This design comes from an exercise in tuning for small area on the open sky130 flow, not from production work. The RTL was checked by simulation tests, not by an equivalence proof against the original design.

$ cat flow/config.mk
export PLATFORM = sky130hd
export DESIGN_NAME = aq_div32x32
export DESIGN_NICKNAME = aq_div32x32
export VERILOG_FILES = /design/flow/design.v
export SDC_FILE = /design/flow/constraint.sdc
export NUM_CORES = 4
export LEC_CHECK = 0
export CAP_MARGIN = 20
export CORE_MARGIN = 2
export CORE_UTILIZATION = 40
export SLEW_MARGIN = 20
$ cat flow/constraint.sdc
create_clock -name core_clock -period 6.0 [get_ports {CLK}]
set_input_delay 1.2000 -clock core_clock [delete_from_list [all_inputs] [get_ports {CLK}]]
set_output_delay 1.2000 -clock core_clock [all_outputs]
set_load 0.01 [all_outputs]
$ cat flow/design.v
module aq_div32x32(
	input			RST_N,
	input			CLK,
	input [31:0]	DINA,
	input [31:0]	DINB,
	output [31:0]	DOUT
);
reg [64:0] r00r;
reg [64:0] r01r;
reg [64:0] r02r;
reg [64:0] r03r;
reg [64:0] r04r;
reg [64:0] r05r;
reg [64:0] r06r;
reg [64:0] r07r;
reg [64:0] r08r;
reg [64:0] r09r;
reg [64:0] r10r;
reg [64:0] r11r;
reg [64:0] r12r;
reg [64:0] r13r;
reg [64:0] r14r;
reg [64:0] r15r;
reg [64:0] r16r;
reg [64:0] r17r;
reg [64:0] r18r;
reg [64:0] r19r;
reg [64:0] r20r;
reg [64:0] r21r;
reg [64:0] r22r;
reg [64:0] r23r;
reg [64:0] r24r;
reg [64:0] r25r;
reg [64:0] r26r;
reg [64:0] r27r;
reg [64:0] r28r;
reg [64:0] r29r;
reg [64:0] r30r;
reg [64:0] r31r;
reg [64:0] r32r;
reg [31:0] s00r;
reg [31:0] s01r;
reg [31:0] s02r;
reg [31:0] s03r;
reg [31:0] s04r;
reg [31:0] s05r;
reg [31:0] s06r;
reg [31:0] s07r;
reg [31:0] s08r;
reg [31:0] s09r;
reg [31:0] s10r;
reg [31:0] s11r;
reg [31:0] s12r;
reg [31:0] s13r;
reg [31:0] s14r;
reg [31:0] s15r;
reg [31:0] s16r;
reg [31:0] s17r;
reg [31:0] s18r;
reg [31:0] s19r;
reg [31:0] s20r;
reg [31:0] s21r;
reg [31:0] s22r;
reg [31:0] s23r;
reg [31:0] s24r;
reg [31:0] s25r;
reg [31:0] s26r;
reg [31:0] s27r;
reg [31:0] s28r;
reg [31:0] s29r;
reg [31:0] s30r;
reg [31:0] s31r;
always @(negedge RST_N or posedge CLK) begin
	if(!RST_N) begin
		r00r <= 65'd0;
		r01r <= 65'd0;
		r02r <= 65'd0;
		r03r <= 65'd0;
		r04r <= 65'd0;
		r05r <= 65'd0;
		r06r <= 65'd0;
		r07r <= 65'd0;
		r08r <= 65'd0;
		r09r <= 65'd0;
		r10r <= 65'd0;
		r11r <= 65'd0;
		r12r <= 65'd0;
		r13r <= 65'd0;
		r14r <= 65'd0;
		r15r <= 65'd0;
		r16r <= 65'd0;
		r17r <= 65'd0;
		r18r <= 65'd0;
		r19r <= 65'd0;
		r20r <= 65'd0;
		r21r <= 65'd0;
		r22r <= 65'd0;
		r23r <= 65'd0;
		r24r <= 65'd0;
		r25r <= 65'd0;
		r26r <= 65'd0;
		r27r <= 65'd0;
		r28r <= 65'd0;
		r29r <= 65'd0;
		r30r <= 65'd0;
		r31r <= 65'd0;
		r32r <= 65'd0;
		s00r <= 32'd0;
		s01r <= 32'd0;
		s02r <= 32'd0;
		s03r <= 32'd0;
		s04r <= 32'd0;
		s05r <= 32'd0;
		s06r <= 32'd0;
		s07r <= 32'd0;
		s08r <= 32'd0;
		s09r <= 32'd0;
		s10r <= 32'd0;
		s11r <= 32'd0;
		s12r <= 32'd0;
		s13r <= 32'd0;
		s14r <= 32'd0;
		s15r <= 32'd0;
		s16r <= 32'd0;
		s17r <= 32'd0;
		s18r <= 32'd0;
		s19r <= 32'd0;
		s20r <= 32'd0;
		s21r <= 32'd0;
		s22r <= 32'd0;
		s23r <= 32'd0;
		s24r <= 32'd0;
		s25r <= 32'd0;
		s26r <= 32'd0;
		s27r <= 32'd0;
		s28r <= 32'd0;
		s29r <= 32'd0;
		s30r <= 32'd0;
		s31r <= 32'd0;
	end else begin
		r00r[64:0]	<= {1'b1, 32'd0, DINA};
		s00r 		<= DINB;
		r01r[64:31]	<= ({1'b1,r00r[63:31]}) + (~{2'b00,s00r}) + 1;
		r01r[30:0]	<= r00r[30:0] ;
		s01r <= s00r;
		r02r[63:30]	<= ({r01r[64],r01r[62:30]}) + (({34{r01r[64]}}^{2'b00,s01r}) + r01r[64]);
		r02r[64:64]	<= r01r[64:64] ;
		r02r[29:0]	<= r01r[29:0] ;
		s02r <= s01r;
		r03r[62:29]	<= ({r02r[63],r02r[61:29]}) + (({34{r02r[63]}}^{2'b00,s02r}) + r02r[63]);
		r03r[64:63]	<= r02r[64:63] ;
		r03r[28:0]	<= r02r[28:0] ;
		s03r <= s02r;
		r04r[61:28]	<= ({r03r[62],r03r[60:28]}) + (({34{r03r[62]}}^{2'b00,s03r}) + r03r[62]);
		r04r[64:62]	<= r03r[64:62] ;
		r04r[27:0]	<= r03r[27:0] ;
		s04r <= s03r;
		r05r[60:27]	<= ({r04r[61],r04r[59:27]}) + (({34{r04r[61]}}^{2'b00,s04r}) + r04r[61]);
		r05r[64:61]	<= r04r[64:61] ;
		r05r[26:0]	<= r04r[26:0] ;
		s05r <= s04r;
		r06r[59:26]	<= ({r05r[60],r05r[58:26]}) + (({34{r05r[60]}}^{2'b00,s05r}) + r05r[60]);
		r06r[64:60]	<= r05r[64:60] ;
		r06r[25:0]	<= r05r[25:0] ;
		s06r <= s05r;
		r07r[58:25]	<= ({r06r[59],r06r[57:25]}) + (({34{r06r[59]}}^{2'b00,s06r}) + r06r[59]);
		r07r[64:59]	<= r06r[64:59] ;
		r07r[24:0]	<= r06r[24:0] ;
		s07r <= s06r;
		r08r[57:24]	<= ({r07r[58],r07r[56:24]}) + (({34{r07r[58]}}^{2'b00,s07r}) + r07r[58]);
		r08r[64:58]	<= r07r[64:58] ;
		r08r[23:0]	<= r07r[23:0] ;
		s08r <= s07r;
		r09r[56:23]	<= ({r08r[57],r08r[55:23]}) + (({34{r08r[57]}}^{2'b00,s08r}) + r08r[57]);
		r09r[64:57]	<= r08r[64:57] ;
		r09r[22:0]	<= r08r[22:0] ;
		s09r <= s08r;
		r10r[55:22]	<= ({r09r[56],r09r[54:22]}) + (({34{r09r[56]}}^{2'b00,s09r}) + r09r[56]);
		r10r[64:56]	<= r09r[64:56] ;
		r10r[21:0]	<= r09r[21:0] ;
		s10r <= s09r;
		r11r[54:21]	<= ({r10r[55],r10r[53:21]}) + (({34{r10r[55]}}^{2'b00,s10r}) + r10r[55]);
		r11r[64:55]	<= r10r[64:55] ;
		r11r[20:0]	<= r10r[20:0] ;
		s11r <= s10r;
		r12r[53:20]	<= ({r11r[54],r11r[52:20]}) + (({34{r11r[54]}}^{2'b00,s11r}) + r11r[54]);
		r12r[64:54]	<= r11r[64:54] ;
		r12r[19:0]	<= r11r[19:0] ;
		s12r <= s11r;
		r13r[52:19]	<= ({r12r[53],r12r[51:19]}) + (({34{r12r[53]}}^{2'b00,s12r}) + r12r[53]);
		r13r[64:53]	<= r12r[64:53] ;
		r13r[18:0]	<= r12r[18:0] ;
		s13r <= s12r;
		r14r[51:18]	<= ({r13r[52],r13r[50:18]}) + (({34{r13r[52]}}^{2'b00,s13r}) + r13r[52]);
		r14r[64:52]	<= r13r[64:52] ;
		r14r[17:0]	<= r13r[17:0] ;
		s14r <= s13r;
		r15r[50:17]	<= ({r14r[51],r14r[49:17]}) + (({34{r14r[51]}}^{2'b00,s14r}) + r14r[51]);
		r15r[64:51]	<= r14r[64:51] ;
		r15r[16:0]	<= r14r[16:0] ;
		s15r <= s14r;
		r16r[49:16]	<= ({r15r[50],r15r[48:16]}) + (({34{r15r[50]}}^{2'b00,s15r}) + r15r[50]);
		r16r[64:50]	<= r15r[64:50] ;
		r16r[15:0]	<= r15r[15:0] ;
		s16r <= s15r;
		r17r[48:15]	<= ({r16r[49],r16r[47:15]}) + (({34{r16r[49]}}^{2'b00,s16r}) + r16r[49]);
		r17r[64:49]	<= r16r[64:49] ;
		r17r[14:0]	<= r16r[14:0] ;
		s17r <= s16r;
		r18r[47:14]	<= ({r17r[48],r17r[46:14]}) + (({34{r17r[48]}}^{2'b00,s17r}) + r17r[48]);
		r18r[64:48]	<= r17r[64:48] ;
		r18r[13:0]	<= r17r[13:0] ;
		s18r <= s17r;
		r19r[46:13]	<= ({r18r[47],r18r[45:13]}) + (({34{r18r[47]}}^{2'b00,s18r}) + r18r[47]);
		r19r[64:47]	<= r18r[64:47] ;
		r19r[12:0]	<= r18r[12:0] ;
		s19r <= s18r;
		r20r[45:12]	<= ({r19r[46],r19r[44:12]}) + (({34{r19r[46]}}^{2'b00,s19r}) + r19r[46]);
		r20r[64:46]	<= r19r[64:46] ;
		r20r[11:0]	<= r19r[11:0] ;
		s20r <= s19r;
		r21r[44:11]	<= ({r20r[45],r20r[43:11]}) + (({34{r20r[45]}}^{2'b00,s20r}) + r20r[45]);
		r21r[64:45]	<= r20r[64:45] ;
		r21r[10:0]	<= r20r[10:0] ;
		s21r <= s20r;
		r22r[43:10]	<= ({r21r[44],r21r[42:10]}) + (({34{r21r[44]}}^{2'b00,s21r}) + r21r[44]);
		r22r[64:44]	<= r21r[64:44] ;
		r22r[9:0]	<= r21r[9:0] ;
		s22r <= s21r;
		r23r[42:9]	<= ({r22r[43],r22r[41:9]}) + (({34{r22r[43]}}^{2'b00,s22r}) + r22r[43]);
		r23r[64:43]	<= r22r[64:43] ;
		r23r[8:0]	<= r22r[8:0] ;
		s23r <= s22r;
		r24r[41:8]	<= ({r23r[42],r23r[40:8]}) + (({34{r23r[42]}}^{2'b00,s23r}) + r23r[42]);
		r24r[64:42]	<= r23r[64:42] ;
		r24r[7:0]	<= r23r[7:0] ;
		s24r <= s23r;
		r25r[40:7]	<= ({r24r[41],r24r[39:7]}) + (({34{r24r[41]}}^{2'b00,s24r}) + r24r[41]);
		r25r[64:41]	<= r24r[64:41] ;
		r25r[6:0]	<= r24r[6:0] ;
		s25r <= s24r;
		r26r[39:6]	<= ({r25r[40],r25r[38:6]}) + (({34{r25r[40]}}^{2'b00,s25r}) + r25r[40]);
		r26r[64:40]	<= r25r[64:40] ;
		r26r[5:0]	<= r25r[5:0] ;
		s26r <= s25r;
		r27r[38:5]	<= ({r26r[39],r26r[37:5]}) + (({34{r26r[39]}}^{2'b00,s26r}) + r26r[39]);
		r27r[64:39]	<= r26r[64:39] ;
		r27r[4:0]	<= r26r[4:0] ;
		s27r <= s26r;
		r28r[37:4]	<= ({r27r[38],r27r[36:4]}) + (({34{r27r[38]}}^{2'b00,s27r}) + r27r[38]);
		r28r[64:38]	<= r27r[64:38] ;
		r28r[3:0]	<= r27r[3:0] ;
		s28r <= s27r;
		r29r[36:3]	<= ({r28r[37],r28r[35:3]}) + (({34{r28r[37]}}^{2'b00,s28r}) + r28r[37]);
		r29r[64:37]	<= r28r[64:37] ;
		r29r[2:0]	<= r28r[2:0] ;
		s29r <= s28r;
		r30r[35:2]	<= ({r29r[36],r29r[34:2]}) + (({34{r29r[36]}}^{2'b00,s29r}) + r29r[36]);
		r30r[64:36]	<= r29r[64:36] ;
		r30r[1:0]	<= r29r[1:0] ;
		s30r <= s29r;
		r31r[34:1]	<= ({r30r[35],r30r[33:1]}) + (({34{r30r[35]}}^{2'b00,s30r}) + r30r[35]);
		r31r[64:35]	<= r30r[64:35] ;
		r31r[0:0]	<= r30r[0:0] ;
		s31r <= s30r;
		r32r[33:0]	<= ({r31r[34],r31r[32:0]}) + (({34{r31r[34]}}^{2'b00,s31r}) + r31r[34]);
		r32r[64:34]	<= r31r[64:34] ;
	end
end
assign DOUT = r32r[64:33];
endmodule
$ cat flow/run.sh
#!/bin/bash
# synth_recipe.tcl (not shown) runs the flow's synth.tcl, then flattens the netlist and writes it again
# the make line also repeats each setting of config.mk as NAME=value (left out here)
make -C /OpenROAD-flow-scripts/flow DESIGN_CONFIG=/design/flow/config.mk WORK_HOME=/design/flow/orfs CLKGATE_MAP_FILE= SYNTH_SCRIPT=/design/flow/synth_recipe.tcl finish
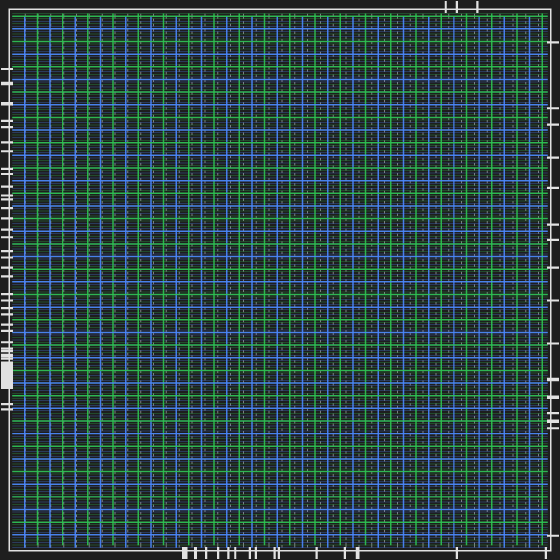
*Power grid*
Pins as bars on the die edge. Tap cells in grey.
green -> VDD
blue -> VSS
rows = 211
met4 straps = 42
met1 rails = 212
tap cells = 4366

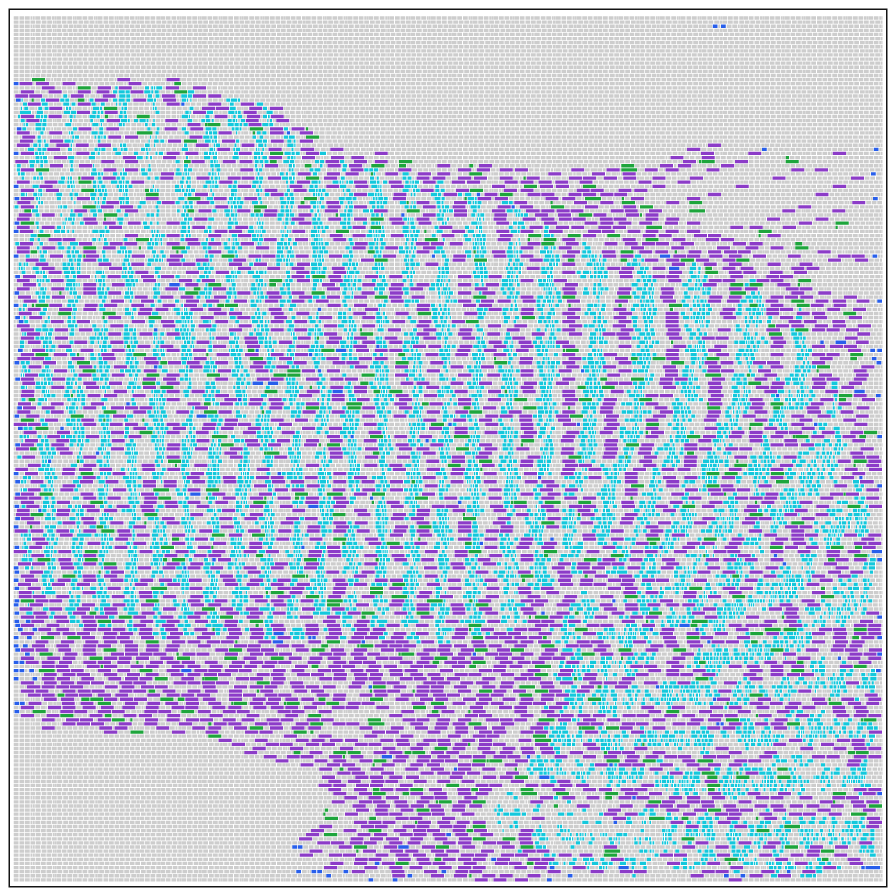
*Cells coloured by class*
Fill, decap, tap and diode cells in grey.
cyan -> all other logic  # cells 7430, share of their area 38%
blue -> other buffers and delay cells  # cells 180, share of their area 1.3%
purple -> flops  # cells 3072, share of their area 53%
green -> clock drivers and dummy loads  # cells 598, share of their area 7.8%
Post-Route Utilization: 0.457
Core ar.: 331000 um2
Final Instance Area: 151000 um2
register share of the cell area: 0.509
Site Rows: 211

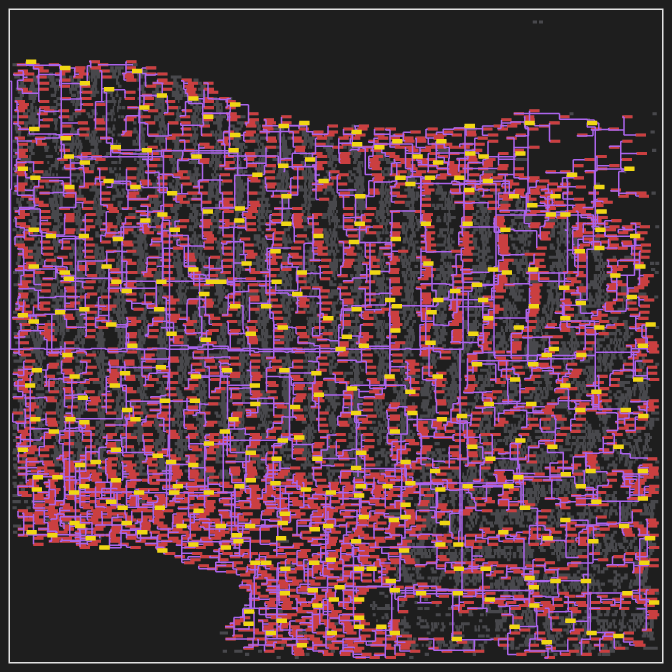
*Routed clock nets over the placement*
purple -> clock wires  # length 37.4 mm
yellow -> cells driving clock nets  # count 329
red -> flip-flops  # count 3072
routed clock nets = 330
flops lie = spread over the die
Clock Latency Late Sink: 0.92 ns

[critical path, cell delays in order, from the launching register on]
cell	delay, ns
dfrtp_1	0.88
buf_4	0.48
xor2_1	0.18
ha_1	0.32
a21o_1	0.19
a21o_1	0.17
a21o_1	0.19
a211oi_1	0.22
nor2_1	0.07
or3_4	0.41
a31o_4	0.27
a31oi_1	0.47
o21ai_1	0.15
o41a_1	0.49
[path summary, 6_finish.rpt]
kind                                            to  depth (start not counted)  slack, ns          startpoint
worst max-delay path            r03r[62]$_DFF_PN0_                         13       1.28  r02r[63]$_DFF_PN0_
worst min-delay path            r31r[30]$_DFF_PN0_                          1       0.25               RST_N
worst max register to register  r03r[62]$_DFF_PN0_                         13       1.28  r02r[63]$_DFF_PN0_
worst min register to register   r12r[9]$_DFF_PN0_                          0       0.30   r11r[9]$_DFF_PN0_
max in group asynchronous       r01r[64]$_DFF_PN0_                          3       3.93               RST_N
min in group core_clock          r12r[9]$_DFF_PN0_                          0       0.30   r11r[9]$_DFF_PN0_
[cell usage in the layout, fill, tap and decap left out, drive strengths merged, types with 100 or more instances in the layout]
cell and instances:
xor2 1250, clkbuf 470, nor3 134, a21o 494, inv 216, a21oi 812, nand3 143, ha 994
nand2b 100, nand2 410, o21bai 149, nor2 494, dfrtp 3072, nor2b 122, o21ai 406, xnor2 585
o21a 112
[metrics by stage]
step / std cells / hold slack (ns)
floorplan: 10700 / 0.331
global route: 15700 / 0.257
global placement: 15000 / 0.332
finish: 15700 / 0.248
detailed placement: 15000 / 0.335
CTS: 15600 / 0.220
[layout make-up]
type                            instances  area share
Clock inverter                        128      0.0107
Multi-Input combinational cell       7225       0.362
Tap cell                             4366      0.0362
Antenna cell                            7    0.000116
Sequential cell                      3072       0.509
Inverter                              205     0.00510
Clock buffer                          470      0.0643
Timing Repair Buffer                  180      0.0124
[cell families (layout without fill, tap and decap cells)]
logic type | Yosys count | after routing | share of synthesized area
compound gates | 2556 | 2556 | 0.124
xor+xnor | 1835 | 1835 | 0.121
fa+ha+maj | 1024 | 1024 | 0.0980
buf+inv | 398 | 983 | 0.0112
flops | 3072 | 3072 | 0.578
mux | 35 | 35 | 0.00292
other cells | 0 | 7 | 0
simple gates | 1775 | 1775 | 0.0646
[routing by layer]
layer | share of wire | wire length (um) | vias to the layer above
met2 | 0.54 | 139000 | 1341
met4 | 0.042 | 10900 | 0
li1 | - | - | 38100
met3 | 0.030 | 7670 | 663
met5 | 0 | 0 | -
met1 | 0.39 | 101000 | 39600
==> run summary <==
outcome finished clean; worst slew pin tran 1.02 ns; GP Congestion 0.892; Cells after Synth 10700; Routed Antenna Nets 0; Setup Skew between 0.05 and 0.06 ns; area leader, netlist dfrtp_1; port buffer count 97; vias in the first global route 86500; routing usage on met3 0.0195; first-pass GRT wire length 432000 um; CTS resizes 0; Longest Clk Path Bufs 4; setup TNS 0 ns; flops & latches, synth a little over 3000; Netlist cell types 80; Min-Delay Path Class in2async; EDFF count, synth 0; Tmin final between 4 and 5 ns; endpoint class of the critical path flip-flop; crit path kind reg2reg; f_max 212 MHz; GRT busiest layer met2; Fillers 29400; DR vias around 80000; GRT met1 Usage 0.171; WL final 259000 um; Synth top area share 0.578; Overall Global Routing Usage 0.154; Sink Count around 3000; NumNets Final 12100; footprint of the multi-input gates around 55000 um2; routed length per instance roughly 17 um; Root Driver clkbuf_16; I/O pin count 98; period utilisation layout 0.786; Post-Syn Nets 11800; DR iter-0 viols 3846; met2 Resource Use GR 0.291; DP HPWL 187000 um; Horiz. Die Dim 581 um; Setup crit start kind flip-flop; CTS Buf Count approximately 330; synth top area cells dfrtp_1, ha_1, xor2_1, xnor2_1, a21oi_1; initial core utilization 0.402; # hold bufs at CTS 0; Post-CTS Setup Repair Bufs 0; full die area about 340000 um2

-- re-timing with driven ports --
The flow's constraints put no driver on any port. The routed layout listed below was extracted and timed again, unchanged, in two steps.
Step 1 assumes that a clkbuf_16 drives the clock port and a buf_2 every other input.
Step 2 times the ports against the registers' clock, not the clock port: input delays grow and output delays shrink by t, the midpoint of the rising clock arrivals with the driver on.
a / b / c = ideal ports / drivers / drivers and shift; a / b = the first two.
t (ns): 0.984
setup WS [ns]: 1.282 / 1.282 / 1.282
worst setup path after step 2: register to register
latest minus earliest clock arrival (ns): 0.066 / 0.066
worst slew at a driven data input, ns: 0.08
After both steps this run still meets setup and hold. For this run, drivers alone change the setup slack by 0.000 ns; drivers and shift together by 0.000 ns.
